This design comes from an exercise in tuning for small area and a short achievable clock period on the open sky130 flow, not from production work.
The RTL was checked by simulation tests, not by an equivalence proof against the original design.
Not every run is shown, and edits may drop behaviour that the tests do not exercise.

**Run 1: cell outlines without signal wires**

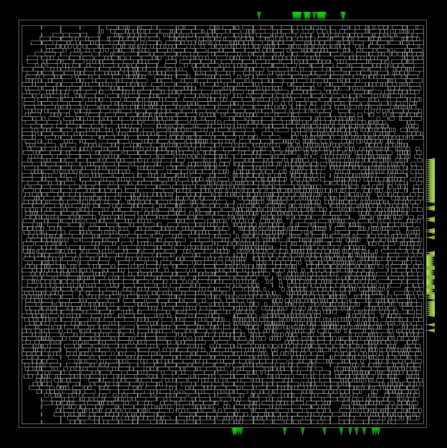
**Run 1: a small window of the routed layout**

Bar = 20 um. Region (121, 63) to (171, 113) um. Cells in grey, sequential cells in the stronger grey; small squares are vias.
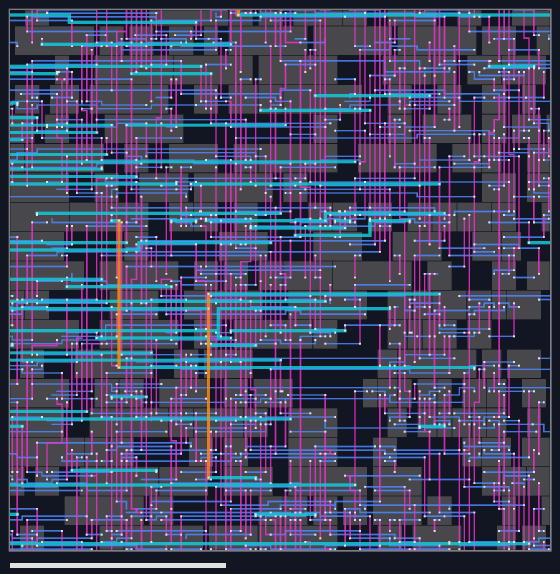
**Run 1: selected gate families**

Bar = 100 um.
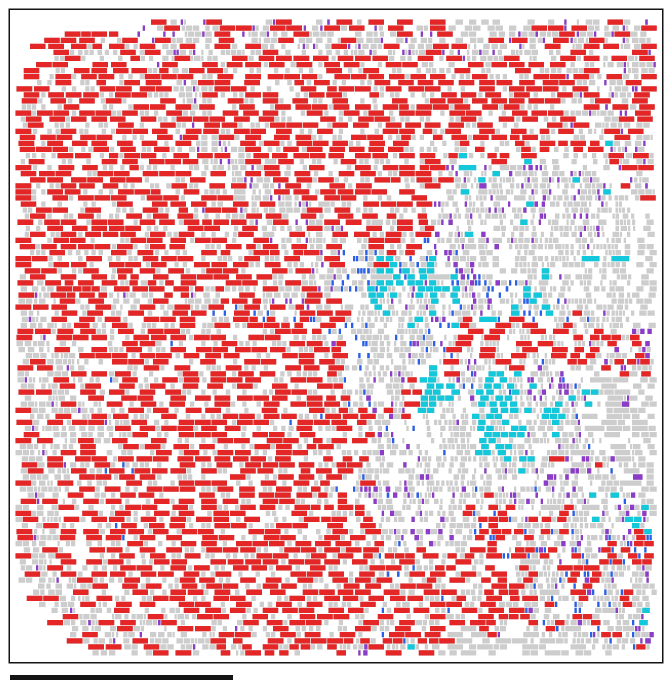
==> flow/design.v, too long to show whole: its modules and the start of the top module <==
// module top_FPU: 4332 lines
// module hd_fa_1: 4 lines
// module hd_fa_2: 4 lines
// module hd_ha_1: 4 lines
// module hd_o22ai_1: 3 lines
// module hd_xor2_1: 3 lines
// module hd_and2_1: 3 lines
// module hd_maj3_1: 3 lines
// module hd_nand4_1: 3 lines
// module hd_nor2_1: 3 lines
// module hd_nor2_4: 3 lines
// module hd_nand2_1: 3 lines
// module hd_nand2_4: 3 lines
// module hd_or2_1: 3 lines
// module hd_or2_4: 3 lines
// module hd_xnor2_1: 3 lines
// module hd_xnor2_4: 3 lines
// module hd_inv_1: 3 lines
// module hd_inv_2: 3 lines
// module hd_inv_4: 3 lines
// module hd_buf_2: 3 lines
// module hd_buf_4: 3 lines
// module hd_and4_1: 3 lines
// module hd_o21ai_1: 3 lines
// module hd_a21oi_1: 3 lines
// module hd_a32oi_4: 3 lines
module top_FPU ( clk, rst, operation, a_fpn, b_fpn, out );
  // ...
==> flow/run.sh <==
#!/bin/bash
# synth_recipe.tcl (not shown) runs the flow's synth.tcl, then flattens the netlist and writes it again
# the make line also repeats each setting of config.mk as NAME=value (left out here)
make -C /OpenROAD-flow-scripts/flow DESIGN_CONFIG=/design/flow/config.mk WORK_HOME=/design/flow/orfs CLKGATE_MAP_FILE= SYNTH_SCRIPT=/design/flow/synth_recipe.tcl finish
==> flow/config.mk <==
export PLATFORM = sky130hd
export DESIGN_NAME = top_FPU
export DESIGN_NICKNAME = top_FPU
export VERILOG_FILES = /design/flow/design.v
export SDC_FILE = /design/flow/constraint.sdc
export NUM_CORES = 8
export LEC_CHECK = 0
export ABC_AREA = 0
export ABC_CLOCK_PERIOD_IN_PS = 1000000
export CAP_MARGIN = 20
export CORE_MARGIN = 2
export CORE_UTILIZATION = 65
export GPL_ROUTABILITY_DRIVEN = 0
export GPL_TIMING_DRIVEN = 0
export SLEW_MARGIN = 20
export SYNTH_HIERARCHICAL = 1
==> flow/constraint.sdc <==
create_clock -name core_clock -period 1000.0 [get_ports {clk}]
set_input_delay 200.0000 -clock core_clock [delete_from_list [all_inputs] [get_ports {clk}]]
set_output_delay 200.0000 -clock core_clock [all_outputs]
set_load 0.01 [all_outputs]
==> results.py, run 1 <==
metrics = {
    "cells_and_area": {
        "fin_util_pct": 68.93,
        "nFillCells": 6792,
        "nets": 7292,
        "drive_gt1_share_pct": 5.934,
        "largest_register_ffs": 32,
        "syn2layout_area_growth_pct": 4.877,
    },
    "global_route": {
        "grt_pass1_vias": 53090,
        "grt_pass1_wl_um": 320200,
        "overflow": 0,
        "grt_usage_pct": 48.09,
        "antenna_found_initial": 7,
        "grt_max_degree": 116,
    },
    "cts": {
        "post_cts_buffers": 0,
        "htreeDepth": 2,
        "hold_buffers": 0,
        "root_buffer": "clkbuf_16",
        "postCtsResizedCells": 0,
        "clock_sinks": 32,
        "cts.clk_slew.worst_paths_ns": 0.05,
        "numCtsBuffers": 5,
        "max-clock-path-buffers": 2,
        "cts_tree": "done",
    },
    "die": {
        "num_io_pins": 100,
        "die-area_mm2": 0.08549,
        "die_y_um": 292.4,
        "die_w_um": 292.4,
        "start_util_pct": 65.73,
        "rows": 105,
    },
    "timing": {
        "rsz0062_at_grt": "false",
        "min_period_ns": 298.70,
        "relSlewSlack_pct": 12.36,
        "setup_viol": 0,
        "hold_ws_ns": 200.38,
        "worst_pin_slew_ns": 1.313,
        "timing.setup.tns_ns": 0,
        "finalHoldViolCount": 0,
        "period_share_pct": 29.87,
        "fmax_ghz": 0.003348,
        "maxSlewViolCount": 0,
    },
    "route": {
        "wirelength_um": 203000,
        "drcViolationCount": 0,
        "vias": 53190,
        "dr.pass1.iters": 17,
        "wire_per_inst_um": 29.62,
        "antenna_left": 0,
        "avgViaCountPerCell": 7.761,
        "drt-initial-drc-count": 8284,
    },
    "yosys": {
        "yosys_most_used_dff": "dfxtp_1",
        "yosys.area_share.simple_pct": 9.566,
        "synth_edf_count": 0,
        "ys_ff_latch": 32,
        "synth-xor-area-share_pct": 6.472,
        "ys.warnings.count": 7,
        "synthArstFlopShare_pct": 0,
        "synth_mux_area_share_pct": 3.053,
        "synth_top_family_by_area": "adder cells",
        "synth_compound_area_share_pct": 24.52,
        "yosysSeqAreaShare_pct": 1.185,
        "synthAdderAreaFrac_pct": 50.98,
        "yosysUniqueCellTypes": 99,
        "postSynthAreaPerCell_um2": 9.540,
        "synth.cell_area_mm2": 0.05406,
        "syn_inst": 5666,
    },
    "hold_path": {
        "hp-class": "input pin to flop",
        "min_path_cells": 4,
    },
    "critical_path": {
        "slowest_stage": "clkinv_1",
        "startpoint_type": "input pin",
        "crit_buf_inv": 8,
        "cp_top_family": "compound AO/OA/AOI/OAI gates",
        "cp.depth": 364,
        "crit_type": "input pin to flop",
        "cp_data_required_time_ns": 1000.14,
        "worstPathMaxFanout": 25,
        "setup.worst_path.end_class": "flop",
        "cp_data_arrival_time_ns": 298.84,
        "critPathMostFrequentCell": "a21oi_2",
        "critPathMaxStageDelay_ns": 1.15,
    },
    "placed_design": {
        "place_hpwl_um": 157800,
        "port_buffers": 97,
    },
    "run_status": {
        "status": "timing/DRC/antenna clean",
    },
    "run": {
        "cap_violations": 0,
    },
}
Back to the opening pictures, 'cell outlines without signal wires':
num sequential: 32
core area: 0.08224 mm2
Final Non-Filler Cells: 6853

Back to the opening pictures, 'a small window of the routed layout':
legend:
  magenta:
    layer: metal 2
  cyan:
    layer: metal 3
  orange:
    layer: metal 4
  blue:
    layer: metal 1
sequential cells in the window: 0
cells with their middle in the window: 184
most frequent: o22ai_1 (60), fa_1 (38), ha_1 (23)

Back to the opening pictures, 'selected gate families':
legend:
  purple:
    family: NOR gates
    cells: 396
    where: spread over the die
  blue:
    family: inverters
    cells: 185
  red:
    family: adder and majority cells
    cells: 1467
    where: spread over the die
  cyan:
    family: multiplexers
    cells: 157
commonest non-fill, non-tap cell in the layout: fa_1
multi-input combinational area share: 90.26%

==> run 1: synthesized netlist by cell type, types with 10 or more instances <==
| master | instances | area share [%] |
|---|---|---|
| and3_1 | 15 | 0.17 |
| a221oi_1 | 21 | 0.34 |
| a211oi_1 | 33 | 0.46 |
| buf_1 | 10 | 0.069 |
| nor2b_1 | 29 | 0.34 |
| o221ai_1 | 13 | 0.21 |
| or4_1 | 10 | 0.14 |
| a41oi_1 | 10 | 0.16 |
| xnor2_1 | 121 | 2.0 |
| o211ai_1 | 47 | 0.65 |
| nand3_1 | 80 | 0.74 |
| clkbuf_1 | 97 | 0.67 |
| mux2_2 | 23 | 0.48 |
| o21a_1 | 12 | 0.17 |
| a21oi_2 | 71 | 1.2 |
| a21oi_1 | 194 | 1.8 |
| and4_1 | 27 | 0.44 |
| ha_1 | 214 | 5.0 |
| a22oi_1 | 10 | 0.14 |
| nor4_1 | 28 | 0.32 |
| o22ai_1 | 1174 | 14 |
| fa_1 | 1230 | 46 |
| a31oi_1 | 28 | 0.32 |
| o21ai_1 | 61 | 0.56 |
| o21ai_0 | 192 | 1.8 |
| o21bai_1 | 11 | 0.15 |
| buf_2 | 17 | 0.16 |
| inv_1 | 179 | 1.2 |
| buf_4 | 144 | 2.0 |
| a32oi_1 | 29 | 0.47 |
| o31ai_1 | 23 | 0.32 |
| nand2b_1 | 28 | 0.32 |
| a21o_1 | 34 | 0.47 |
| dfxtp_1 | 32 | 1.2 |
| nand4_1 | 52 | 0.60 |
| o32ai_1 | 10 | 0.16 |
| nand2_1 | 369 | 2.6 |
| maj3_2 | 22 | 0.46 |
| nor3_1 | 44 | 0.41 |
| nor2_1 | 289 | 2.0 |
| mux2i_1 | 130 | 2.4 |
| xor2_1 | 274 | 4.4 |
| and2_1 | 90 | 1.0 |
==> run 1: logic make-up after synthesis <==
kind of cell	count (synthesis)
other	1
adder cells (fa/ha/maj)	1467
AO/OA/AOI/OAI	2060
XOR/XNOR	397
multiplexers	157
buffers and inverters	455
flip-flops	32
AND/OR/NAND/NOR	1097
==> run 1: cell usage in the layout, fill, tap and decap left out, types with 143 or more instances in the layout <==
| master | Yosys | routed |
|---|---|---|
| fa_1 | 1230 | 1230 |
| o22ai_1 | 1174 | 1174 |
| nand2_1 | 369 | 369 |
| nor2_1 | 289 | 289 |
| xor2_1 | 274 | 273 |
| ha_1 | 214 | 214 |
| a21oi_1 | 194 | 194 |
| o21ai_0 | 192 | 192 |
| inv_1 | 179 | 168 |
| buf_4 | 144 | 143 |
==> run 1: layout make-up <==
type	count	area, um2	share of cell area [%]
flip-flops and latches	32	640.6	1.130
diodes	3	7.507	0.01324
clock inverters	2	12.51	0.02207
multi-input cells	5181	51170	90.26
clock buffers	5	125.1	0.2207
plain buffers	270	1589	2.803
repair buffers	105	1116	1.969
inverters	185	694.4	1.225
well taps	1070	1339	2.362
==> run 1: layer usage <==
metal,track usage [%],vias to the layer above,wire [um]
li1,-,21420,-
met1,65.57,26190,74500
met2,63.90,4640,80070
met3,23.99,931,35990
met4,21.71,10,12380
met5,0.2269,-,76
==> run 1: worst min-delay path: stages <==
cell and delay, ns:
clkbuf_1 0.18, o21ai_0 0.13, a221o_1 0.16, a21oi_1 0.11
==> run 1: per-stage QoR <==
stage,instance area (um2),std cells,setup WS [ns]
after detailed placement,56440,6838,704.37
after global placement,56370,6835,706.09
after global routing,56690,6851,694.46
after floorplan,54060,5668,723.72
after CTS,56580,6845,704.36
final,56690,6853,701.30
**Run 1: metal 2**

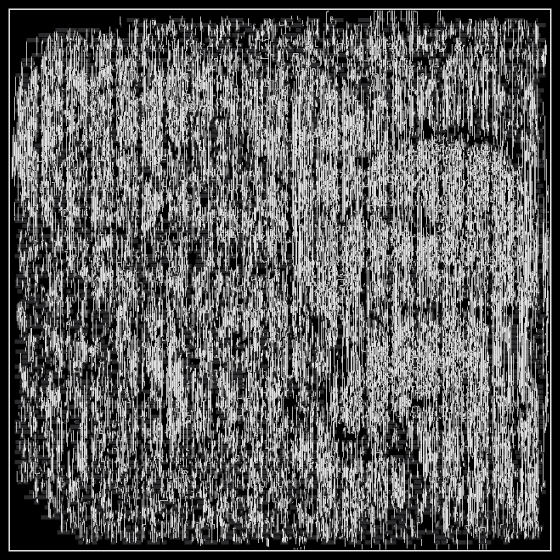

==> run 2: too many edits to list; what changed since run 1 <==
flow/design.v: 4411 -> 4307 lines; modules unchanged: 25
  top_FPU: edited, 4332 -> 4228 lines
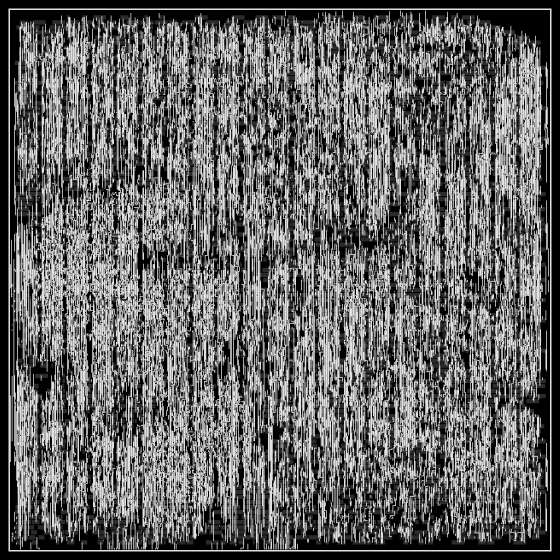
**Above:** run 2 (metal 2).
share of all routed wire: 41%
wire length on this layer: 86.9 mm
longest straight run: 104 um
Routed WL: 211300 um
via count: 53530
met2 Resource Use GR: 70.12%

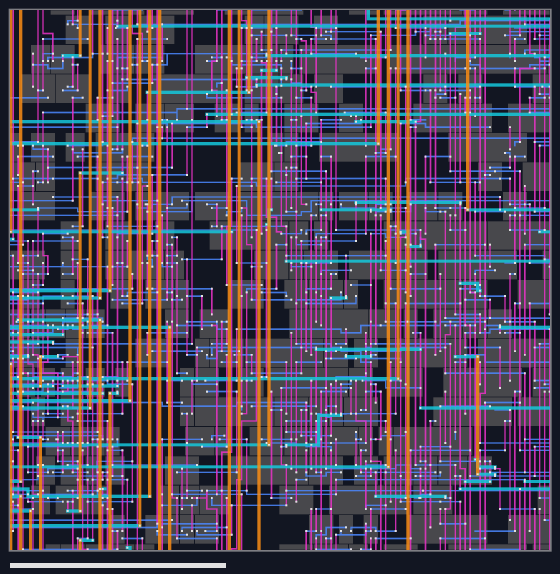
**Above:** run 2 (a small window of the routed layout).
Bar = 20 um. Region (120, 62) to (170, 112) um. Cells in grey, sequential cells in the stronger grey; small squares are vias.
legend:
  blue:
    layer: metal 1
  orange:
    layer: metal 4
  cyan:
    layer: metal 3
  magenta:
    layer: metal 2
cells with their middle in the window: 186
most frequent: fa_1 (29), o22ai_1 (22)
sequential cells in the window: 0

==> results.py, run 2 <==
metrics = {
    "critical_path": {
        "cp_data_required_time_ns": 1000.10,
        "setup.worst_path.end_class": "flop",
        "crit_type": "input pin to flop",
        "slowest_stage": "nor2_1",
        "startpoint_type": "input pin",
        "worstPathMaxFanout": 24,
        "cp_data_arrival_time_ns": 295.74,
        "critPathMaxStageDelay_ns": 0.88,
    },
    "timing": {
        "setup_viol": 0,
        "fmax_ghz": 0.003383,
        "relSlewSlack_pct": 13.69,
        "maxSlewViolCount": 0,
        "period_share_pct": 29.56,
        "min_period_ns": 295.64,
        "worst_pin_slew_ns": 1.283,
        "finalHoldViolCount": 0,
        "timing.setup.tns_ns": 0,
        "rsz0062_at_grt": "false",
    },
    "cells_and_area": {
        "largest_register_ffs": 32,
        "multi_input_area_mm2": 0.05058,
        "nFillCells": 6841,
        "syn2layout_area_growth_pct": 4.890,
        "drive_gt1_share_pct": 6.746,
        "mostFrequentLayoutCell": "fa_1",
        "most-common-layout-cells": "fa_1 (1229), o22ai_1 (1175), nand2_1 (355), nor2_1 (284), xor2_1 (219)",
        "nets": 7196,
        "fin_util_pct": 68.57,
        "regArea_um2": 640.6,
    },
    "die": {
        "die-area_mm2": 0.08463,
        "die_y_um": 290.9,
        "num_io_pins": 100,
        "die_w_um": 290.9,
        "core_mm2": 0.08185,
        "rows": 105,
        "start_util_pct": 65.37,
    },
    "yosys": {
        "synth_edf_count": 0,
        "yosys-top-cells-area": "fa_1 (46%), o22ai_1 (14%), ha_1 (4.9%)",
        "synth.most_common_cell": "fa_1",
        "yosysUniqueCellTypes": 109,
        "synthArstFlopShare_pct": 0,
        "synth_top_family_by_area": "adder cells",
        "synth-xor-area-share_pct": 5.648,
        "yosys_most_used_dff": "dfxtp_1",
        "yosysSeqAreaShare_pct": 1.197,
        "synth_top_area_cell": "fa_1",
        "synth_top_area_share_pct": 45.98,
        "synth_compound_area_share_pct": 24.82,
        "synthTopCellsByCount": "fa_1 (1229), o22ai_1 (1175), nand2_1 (355)",
        "postSynthAreaPerCell_um2": 9.585,
        "yosys.area_share.simple_pct": 10.03,
        "synth.cell_area_mm2": 0.05350,
        "syn_inst": 5582,
        "ys.warnings.count": 7,
        "ys_ff_latch": 32,
        "synth_mux_area_share_pct": 2.603,
        "synthAdderAreaFrac_pct": 51.33,
    },
    "global_route": {
        "grt_pass1_vias": 52980,
        "grt_max_degree": 70,
        "overflow": 0,
        "grt_usage_pct": 50.16,
        "antenna_found_initial": 4,
        "grt_pass1_wl_um": 326900,
    },
    "cts": {
        "numCtsBuffers": 5,
        "postCtsResizedCells": 0,
        "post_cts_buffers": 0,
        "cts_tree": "done",
        "clock_sinks": 32,
        "htreeDepth": 2,
        "cts.clk_slew.worst_paths_ns": 0.05,
        "hold_buffers": 0,
        "root_buffer": "clkbuf_16",
        "max-clock-path-buffers": 2,
    },
    "route": {
        "drt-initial-drc-count": 8706,
        "wire_per_inst_um": 31.22,
        "drcViolationCount": 0,
        "dr.pass1.iters": 17,
        "antenna_left": 0,
        "avgViaCountPerCell": 7.910,
    },
    "hold_path": {
        "hp-class": "input pin to flop",
        "min_path_cells": 3,
    },
    "placed_design": {
        "port_buffers": 95,
        "place_hpwl_um": 163700,
    },
    "run": {
        "cap_violations": 0,
    },
    "run_status": {
        "status": "timing/DRC/antenna clean",
    },
}
## run 2: cell count changes after synthesis, sizes merged, moves of 14 or more
| cell | before | now |
|---|---|---|
| a22oi | 10 | 28 |
| a211oi | 34 | 56 |
| nand2 | 370 | 356 |
| nand3 | 80 | 57 |
| a2111oi | 7 | 21 |
| o211ai | 48 | 27 |
| nor3 | 45 | 74 |
| nand4 | 52 | 79 |
| a32oi | 29 | 6 |
| o21ai | 253 | 225 |
| mux2 | 23 | 41 |
| xor2 | 274 | 220 |
| mux2i | 131 | 93 |
| a221oi | 22 | 47 |
## run 2: cell families (layout without fill, tap and decap cells)
family,count (synthesis),count (layout)
other,1,8
flip-flops,32,32
XOR/XNOR,345,345
AND/OR/NAND/NOR,1107,1107
adder cells (fa/ha/maj),1460,1460
multiplexers,134,134
AO/OA/AOI/OAI,2040,2040
buffers and inverters,463,571
## run 2: worst max-delay path, delay by kind of cell
family	cells	cell delay, ns
compound gates	69	12.05
buf+inv	29	10.46
simple gates	41	19.08
fa+ha+maj	51	31.09
xor+xnor	87	22.83
## run 2: metal layers
metal	track usage, %	share of wire, %	up-vias
met3	22.07	16	1115
met1	64.56	34	26470
met5	4.368	0.21	-
li1	-	-	21160
met2	70.12	41	4762
met4	28.43	7.8	16
## run 2: layout make-up
class | instances | share of cell area [%]
buffer | 277 | 2.912
clock inverter | 3 | 0.07580
multi-input combinational | 5089 | 90.13
tap | 1070 | 2.386
timing repair buffer | 100 | 1.868
sequential | 32 | 1.142
clock buffer | 5 | 0.2230
inverter | 186 | 1.244
antenna | 5 | 0.02230
## run 2: stage by stage
| step | setup slack, ns | cell area, um2 | instances | hold slack, ns |
|---|---|---|---|---|
| after CTS | 707.54 | 55990 | 6757 | 200.25 |
| after global placement | 708.29 | 55800 | 6749 | 200.53 |
| final | 704.36 | 56120 | 6767 | 200.26 |
| after detailed placement | 707.38 | 55820 | 6749 | 200.54 |
| after global routing | 700.06 | 56110 | 6763 | 200.27 |
| after floorplan | 727.82 | 53510 | 5584 | 200.30 |
**Run 2: cell density map**

29 x 29 tiles, from white (low) to dark blue (high), 0 to 100% covered.
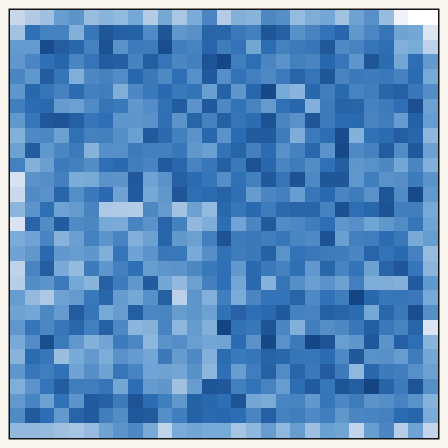

--- run 3 (diff from run 2) ---
--- a/flow/config.mk
+++ b/flow/config.mk
@@ -9,7 +9,7 @@
 export ABC_CLOCK_PERIOD_IN_PS = 1000000
 export CAP_MARGIN = 20
 export CORE_MARGIN = 2
-export CORE_UTILIZATION = 65
+export CORE_UTILIZATION = 55
 export GPL_ROUTABILITY_DRIVEN = 0
 export GPL_TIMING_DRIVEN = 0
 export SLEW_MARGIN = 20
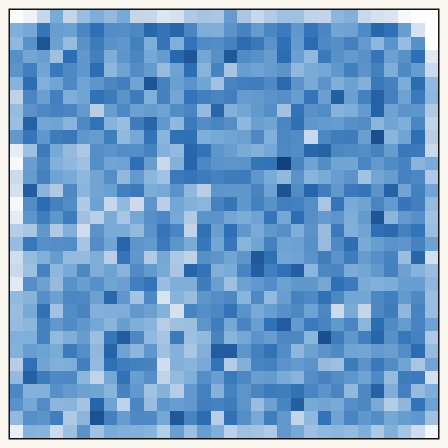
**Above:** run 3 (cell density map).
32 x 32 tiles, from white (low) to dark blue (high), 0 to 100% covered.
tiles over 75% full: 5.7%
nearly empty tiles: 0.40%
fullest tile: 93%
Post-Route Utilization: 58.56%
core area: 0.09657 mm2

==> results.py, run 3 <==
metrics = {
    "run_status": {
        "status": "timing/DRC/antenna clean",
    },
    "global_route": {
        "grt_pass1_wl_um": 345200,
        "grt_pass1_vias": 52640,
        "antenna_found_initial": 8,
        "grt_usage_pct": 45.88,
        "grt_max_degree": 70,
        "overflow": 0,
    },
    "timing": {
        "rsz0062_at_grt": "false",
        "timing.setup.tns_ns": 0,
        "relSlewSlack_pct": 12.63,
        "period_share_pct": 29.60,
        "fin_ws_ns": 704.02,
        "min_period_ns": 295.98,
        "finalHoldViolCount": 0,
        "worst_pin_slew_ns": 1.299,
        "fmax_ghz": 0.003379,
        "maxSlewViolCount": 0,
        "setup_viol": 0,
    },
    "critical_path": {
        "critPathMaxStageDelay_ns": 0.90,
        "crit_buf_inv": 29,
        "slowest_stage": "nor4_1",
        "crit_type": "input pin to flop",
        "cp_top_family": "adder cells",
        "critPathMostFrequentCell": "a21oi_2",
        "worstPathMaxFanout": 24,
        "startpoint_type": "input pin",
        "setup.worst_path.end_class": "flop",
        "cp.depth": 275,
        "cp_data_required_time_ns": 1000.15,
        "cp_data_arrival_time_ns": 296.13,
    },
    "cells_and_area": {
        "nets": 7204,
        "largest_register_ffs": 32,
        "drive_gt1_share_pct": 7.018,
        "fin_cells": 6981,
        "mostFrequentLayoutCell": "fa_1",
        "syn2layout_area_growth_pct": 5.697,
        "nFillCells": 8769,
        "most-common-layout-cells": "fa_1 (1229), o22ai_1 (1175), nand2_1 (355), nor2_1 (283), xor2_1 (220)",
    },
    "placed_design": {
        "place_hpwl_um": 174800,
        "dpl_worst_slack_ns": 706.63,
        "port_buffers": 95,
        "place_inst": 6960,
    },
    "yosys": {
        "synth_top_family_by_area": "adder cells",
        "yosysSeqAreaShare_pct": 1.197,
        "synth_compound_area_share_pct": 24.82,
        "synth_edf_count": 0,
        "synth.most_common_cell": "fa_1",
        "synthTopCellsByCount": "fa_1 (1229), o22ai_1 (1175), nand2_1 (355)",
        "synth_top_area_share_pct": 45.98,
        "yosys-top-cells-area": "fa_1 (46%), o22ai_1 (14%), ha_1 (4.9%)",
        "synth_mux_area_share_pct": 2.603,
        "synth-xor-area-share_pct": 5.648,
        "ys_ff_latch": 32,
        "yosysUniqueCellTypes": 109,
        "synth.cell_area_mm2": 0.05350,
        "yosys_most_used_dff": "dfxtp_1",
        "ys.warnings.count": 7,
        "syn_inst": 5582,
        "synth_top_area_cell": "fa_1",
        "synthArstFlopShare_pct": 0,
        "yosys.area_share.simple_pct": 10.03,
        "postSynthAreaPerCell_um2": 9.585,
        "synthAdderAreaFrac_pct": 51.33,
    },
    "route": {
        "dr.pass1.iters": 12,
        "drcViolationCount": 0,
        "wire_per_inst_um": 32.51,
        "vias": 52880,
        "antenna_left": 0,
        "drt-initial-drc-count": 7601,
        "avgViaCountPerCell": 7.574,
        "wirelength_um": 227000,
    },
    "cts": {
        "root_buffer": "clkbuf_16",
        "post_cts_buffers": 0,
        "cts.clk_slew.worst_paths_ns": 0.05,
        "numCtsBuffers": 5,
        "max-clock-path-buffers": 2,
        "hold_buffers": 0,
        "cts_tree": "done",
        "clock_sinks": 32,
        "htreeDepth": 2,
        "postCtsResizedCells": 0,
    },
    "die": {
        "start_util_pct": 55.41,
        "rows": 114,
        "die-area_mm2": 0.09979,
        "num_io_pins": 100,
        "die_w_um": 315.9,
        "die_y_um": 315.9,
    },
    "hold_path": {
        "min_path_cells": 4,
        "hp-class": "input pin to flop",
    },
    "run": {
        "cap_violations": 0,
    },
}
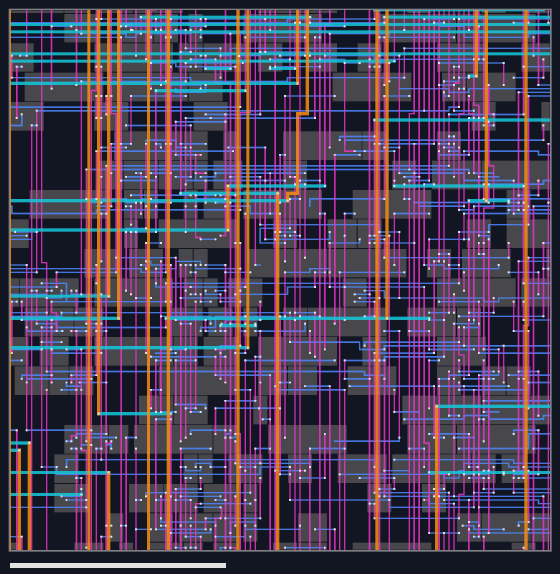
**Above:** run 3 (a small window of the routed layout).
Bar = 20 um. Region (133, 70) to (183, 120) um. Cells in grey, sequential cells in the stronger grey; small squares are vias.
legend:
  blue:
    layer: metal 1
  magenta:
    layer: metal 2
  cyan:
    layer: metal 3
  orange:
    layer: metal 4
cells with their middle in the window: 139
most frequent: o22ai_1 (29), fa_1 (28), xor2_1 (14)
sequential cells in the window: 0

[run 3: changes by cell type in the layout (fill, tap and decap cells not counted), moves of 3 or more]
| cell | previous run | this run |
|---|---|---|
| inv_1 | 173 | 164 |
| buf_8 | 0 | 5 |
| inv_2 | 10 | 15 |
| clkinv_1 | 3 | 7 |
| xnor2_1 | 125 | 122 |
| xnor2_2 | 0 | 3 |
[run 3: cells by family after synthesis]
family	count (synthesis)
AOI/OAI and AO/OA	2040
xor gates and xnor gates	345
adders and majority gates	1460
buffers and inverters	463
DFF	32
muxes	134
other	1
and+or+nand+nor	1107
[run 3: cell type report]
cell class / count / area (um2) / area share [%]
timing repair buffer: 108 / 1207 / 2.135
clock buffer: 5 / 125.1 / 0.2212
antenna: 5 / 12.51 / 0.02212
multi-input combinational: 5089 / 50590 / 89.47
clock inverter: 3 / 42.54 / 0.07522
buffer: 277 / 1634 / 2.890
inverter: 186 / 698.2 / 1.235
tap: 1276 / 1597 / 2.823
sequential: 32 / 640.6 / 1.133
[run 3: worst min-delay path: stages]
cell and delay (ns):
buf_1 0.19, nor2_1 0.15, a22oi_1 0.09, o21ai_0 0.10
[run 3: routing by layer]
metal  track usage [%]  wire, um
met5            0.3314       145
met4             24.85     15650
met3             17.35     32440
met2             64.45     93890
met1             61.14     84860
[run 3: per-stage QoR]
stage	instance area (um2)	hold slack [ns]
finish	56550	200.28
global route	56540	200.32
global placement	56060	200.55
CTS	56310	200.27
detailed placement	56140	200.56
floorplan	53510	200.30
**Run 3: selected gate families**

Bar = 100 um.
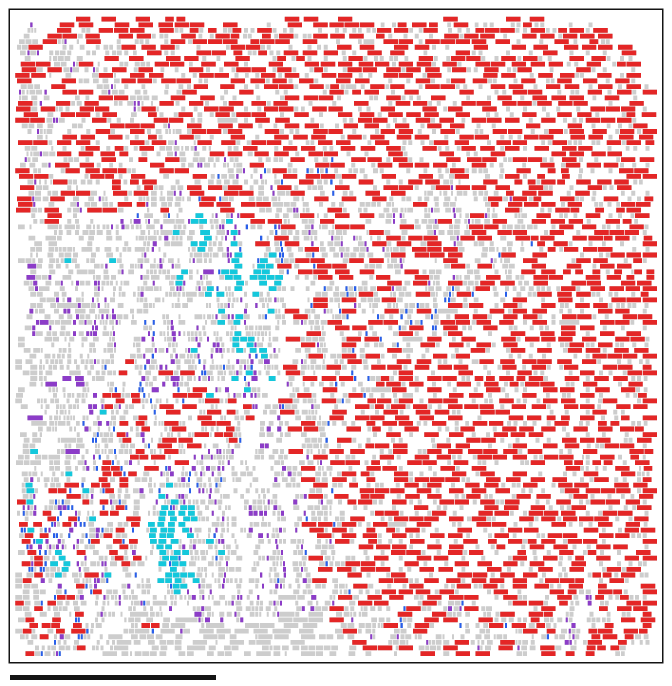

--- run 4 (diff from run 3) ---
--- a/flow/config.mk
+++ b/flow/config.mk
@@ -9,7 +9,7 @@
 export ABC_CLOCK_PERIOD_IN_PS = 1000000
 export CAP_MARGIN = 20
 export CORE_MARGIN = 2
-export CORE_UTILIZATION = 55
+export CORE_UTILIZATION = 45
 export GPL_ROUTABILITY_DRIVEN = 0
 export GPL_TIMING_DRIVEN = 0
 export SLEW_MARGIN = 20
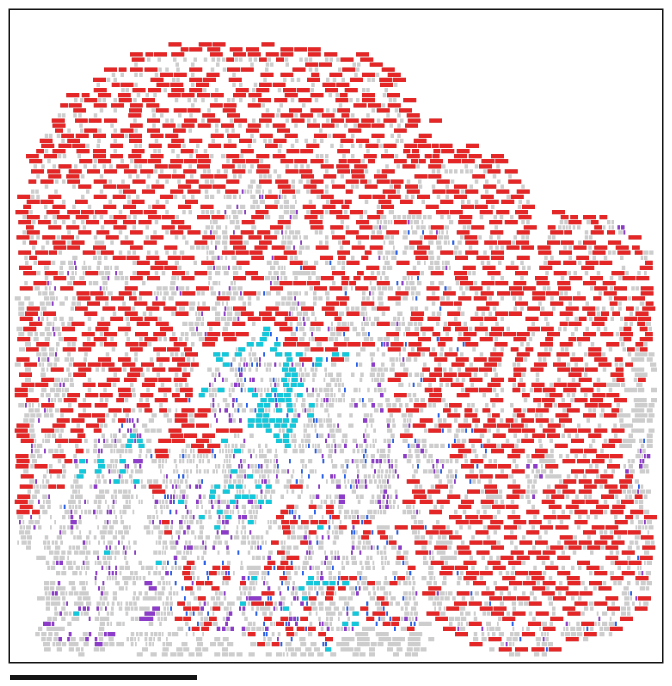
**Above:** run 4 (selected gate families).
Bar = 100 um.
legend:
  blue:
    family: inverters
    cells: 186
  purple:
    family: NOR gates
    cells: 426
  cyan:
    family: multiplexers
    cells: 134
  red:
    family: adder and majority cells
    cells: 1460
    where: spread over the die
multi-input combinational area share: 89.27%
Final Non-Filler Cells: 7232

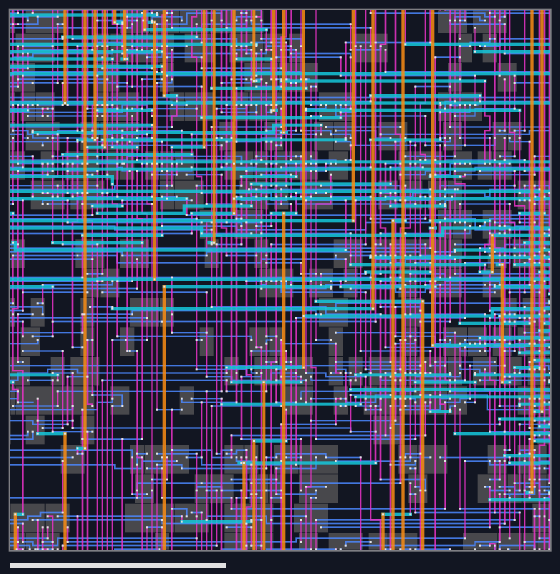
**Above:** run 4 (a small window of the routed layout).
Bar = 20 um. Region (149, 80) to (199, 130) um. Cells in grey, sequential cells in the stronger grey; small squares are vias.
legend:
  cyan:
    layer: metal 3
  magenta:
    layer: metal 2
  orange:
    layer: metal 4
  blue:
    layer: metal 1
most frequent: nand2_1 (24), a21oi_1 (21), nor2_1 (18)
sequential cells in the window: 0
cells with their middle in the window: 202

==> results.py, run 4 <==
metrics = {
    "timing": {
        "timing.setup.tns_ns": 0,
        "fmax_ghz": 0.003413,
        "finalHoldViolCount": 0,
        "setup_viol": 0,
        "min_period_ns": 293.00,
        "maxSlewViolCount": 0,
        "rsz0062_at_grt": "false",
        "period_share_pct": 29.30,
        "worst_pin_slew_ns": 1.207,
        "relSlewSlack_pct": 19.41,
    },
    "route": {
        "wirelength_um": 226000,
        "wire_per_inst_um": 31.24,
        "drcViolationCount": 0,
        "dr.pass1.iters": 10,
        "avgViaCountPerCell": 7.242,
        "antenna_left": 0,
        "drt-initial-drc-count": 7033,
        "vias": 52380,
    },
    "yosys": {
        "synth_top_area_share_pct": 45.98,
        "synth_compound_area_share_pct": 24.82,
        "synth.cell_area_mm2": 0.05350,
        "ys.warnings.count": 7,
        "synth_mux_area_share_pct": 2.603,
        "synth-xor-area-share_pct": 5.648,
        "yosys-top-cells-area": "fa_1 (46%), o22ai_1 (14%), ha_1 (4.9%)",
        "postSynthAreaPerCell_um2": 9.585,
        "synthArstFlopShare_pct": 0,
        "synth_top_area_cell": "fa_1",
        "yosys_most_used_dff": "dfxtp_1",
        "synth_top_family_by_area": "adder cells",
        "yosys.area_share.simple_pct": 10.03,
        "synth.most_common_cell": "fa_1",
        "ys_ff_latch": 32,
        "synthTopCellsByCount": "fa_1 (1229), o22ai_1 (1175), nand2_1 (355)",
        "syn_inst": 5582,
        "yosysSeqAreaShare_pct": 1.197,
        "synthAdderAreaFrac_pct": 51.33,
        "yosysUniqueCellTypes": 109,
        "synth_edf_count": 0,
    },
    "global_route": {
        "grt_max_degree": 70,
        "grt_usage_pct": 36.63,
        "overflow": 0,
        "grt_pass1_vias": 53630,
        "grt_pass1_wl_um": 340500,
        "antenna_found_initial": 7,
    },
    "critical_path": {
        "cp_data_required_time_ns": 1000.09,
        "startpoint_type": "input pin",
        "setup.worst_path.end_class": "flop",
        "slowest_stage": "nor4_1",
        "cp_data_arrival_time_ns": 293.09,
        "crit_type": "input pin to flop",
        "worstPathMaxFanout": 24,
        "critPathMostFrequentCell": "a21oi_2",
        "critPathMaxStageDelay_ns": 0.88,
    },
    "placed_design": {
        "place_hpwl_um": 175500,
        "place_inst": 7217,
        "port_buffers": 95,
    },
    "die": {
        "rows": 126,
        "start_util_pct": 45.37,
        "core_mm2": 0.1179,
        "num_io_pins": 100,
        "die-area_mm2": 0.1217,
        "die_y_um": 348.8,
        "die_w_um": 348.8,
    },
    "cells_and_area": {
        "nFillCells": 11440,
        "mostFrequentLayoutCell": "fa_1",
        "most-common-layout-cells": "fa_1 (1229), o22ai_1 (1175), nand2_1 (355), nor2_1 (284), xor2_1 (219)",
        "drive_gt1_share_pct": 7.187,
        "syn2layout_area_growth_pct": 5.923,
        "multi_input_area_mm2": 0.05059,
        "nets": 7196,
        "regArea_um2": 640.6,
        "largest_register_ffs": 32,
    },
    "cts": {
        "htreeDepth": 2,
        "postCtsResizedCells": 0,
        "numCtsBuffers": 5,
        "hold_buffers": 0,
        "max-clock-path-buffers": 2,
        "cts_tree": "done",
        "root_buffer": "clkbuf_16",
        "clock_sinks": 32,
        "post_cts_buffers": 0,
        "cts.clk_slew.worst_paths_ns": 0.06,
    },
    "hold_path": {
        "hp-class": "input pin to flop",
        "min_path_cells": 3,
    },
    "run_status": {
        "status": "timing/DRC/antenna clean",
    },
    "run": {
        "cap_violations": 0,
    },
}
-- run 4: changes by cell type in the layout (fill, tap and decap cells not counted), moves of 2 or more --
cell      change
buf_16        -4
buf_8         -3
clkbuf_8      +2
clkinv_1      -6
inv_1        -13
inv_2        +19
o21ai_0       -6
o21ai_1       +5
xnor2_1       +3
xnor2_2       -3
-- run 4: cell type report --
type	count	share of cell area (%)
inverters	186	1.232
diodes	5	0.02208
multi-input cells	5089	89.27
well taps	1536	3.391
repair buffers	100	1.806
clock buffers	7	0.2693
flip-flops and latches	32	1.130
plain buffers	277	2.883
-- run 4: cells by family (layout without fill, tap and decap cells) --
| group | count (synthesis) | after routing |
|---|---|---|
| other | 1 | 8 |
| AO/OA/AOI/OAI | 2040 | 2040 |
| buffers and inverters | 463 | 570 |
| adder cells (fa/ha/maj) | 1460 | 1460 |
| XOR/XNOR | 345 | 345 |
| multiplexers | 134 | 134 |
| flip-flops | 32 | 32 |
| AND/OR/NAND/NOR | 1107 | 1107 |
-- run 4: metrics by stage --
step,cell area (um2),worst slack (ns),utilization (%),hold slack (ns)
finish,56670,707.00,48.06,200.30
global route,56660,703.09,48.05,200.33
CTS,56600,708.68,47.99,200.25
detailed placement,56440,708.49,47.86,200.54
global placement,56380,709.33,47.81,200.55
floorplan,53510,727.82,-,200.30
-- run 4: layer usage --
metal	wire (um)	track usage (%)	vias up
li1	-	-	21210
met1	81870	44.90	26400
met2	98170	56.00	3746
met3	26890	10.74	1016
met4	18950	24.37	6
met5	65	0.2401	-
-- run 4: worst max-delay path: cells and delay by family --
family / cells / cell delay (ns)
fa+ha+maj: 50 / 30.47
compound gates: 73 / 12.74
simple gates: 43 / 14.66
xor+xnor: 86 / 23.41
buf+inv: 31 / 11.60

==> notes/layouts.md <==
Pictures saved along the way, in no particular order.

Cell outlines without signal wires.
shot_01.png
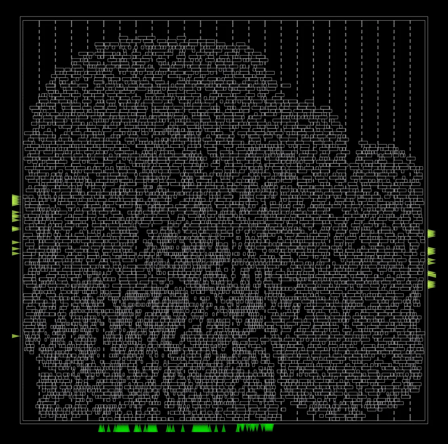
shot_02.png
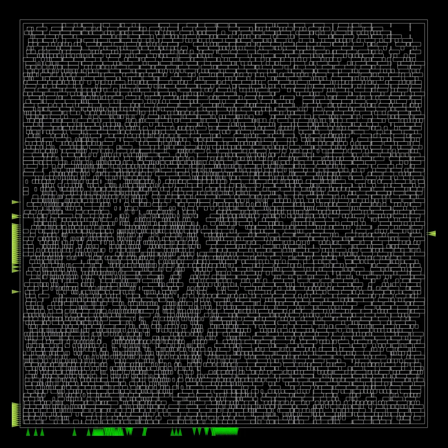
- shot_02.png = run 2
- shot_01.png = run 4
Of these, highest utilization: shot_02.png

## re-timing with driven ports
In the flow no input, the clock included, has a driving cell. The finished layouts below were timed again as built, in two steps.
Step 1: set_driving_cell puts a clkbuf_16 on clk and a buf_2 on each other input, an assumption about the parent block.
Step 2 times the ports against the registers' clock, not the clock port: input delays grow and output delays shrink by t, the midpoint of the rising clock arrivals with the driver on.
a / b / c = ideal / step 1 / step 2; a / b = the first two.
| run | t (ns) | slack for setup (ns) | hold slack, ns | worst setup path after step 2 | worst register clock-pin slew, ns |
|---|---|---|---|---|---|
| run 1 | 0.319 | 701.298 / 701.308 / 700.989 | 200.378 / 200.398 / 200.716 | input to register | 0.06 / 0.06 |
| run 2 | 0.312 | 704.360 / 704.367 / 704.055 | 200.263 / 200.260 / 200.572 | input to register | 0.05 / 0.05 |
| run 3 | 0.311 | 704.021 / 704.033 / 703.722 | 200.283 / 200.288 / 200.599 | input to register | 0.05 / 0.05 |
| run 4 | 0.338 | 707.002 / 707.026 / 706.688 | 200.303 / 200.431 / 200.752 | input to register | 0.06 / 0.06 |
After both steps setup and hold are still met in every run listed. The setup slack of run 4, which loses most, moves by +0.024 ns with the drivers and by -0.314 ns with both steps.
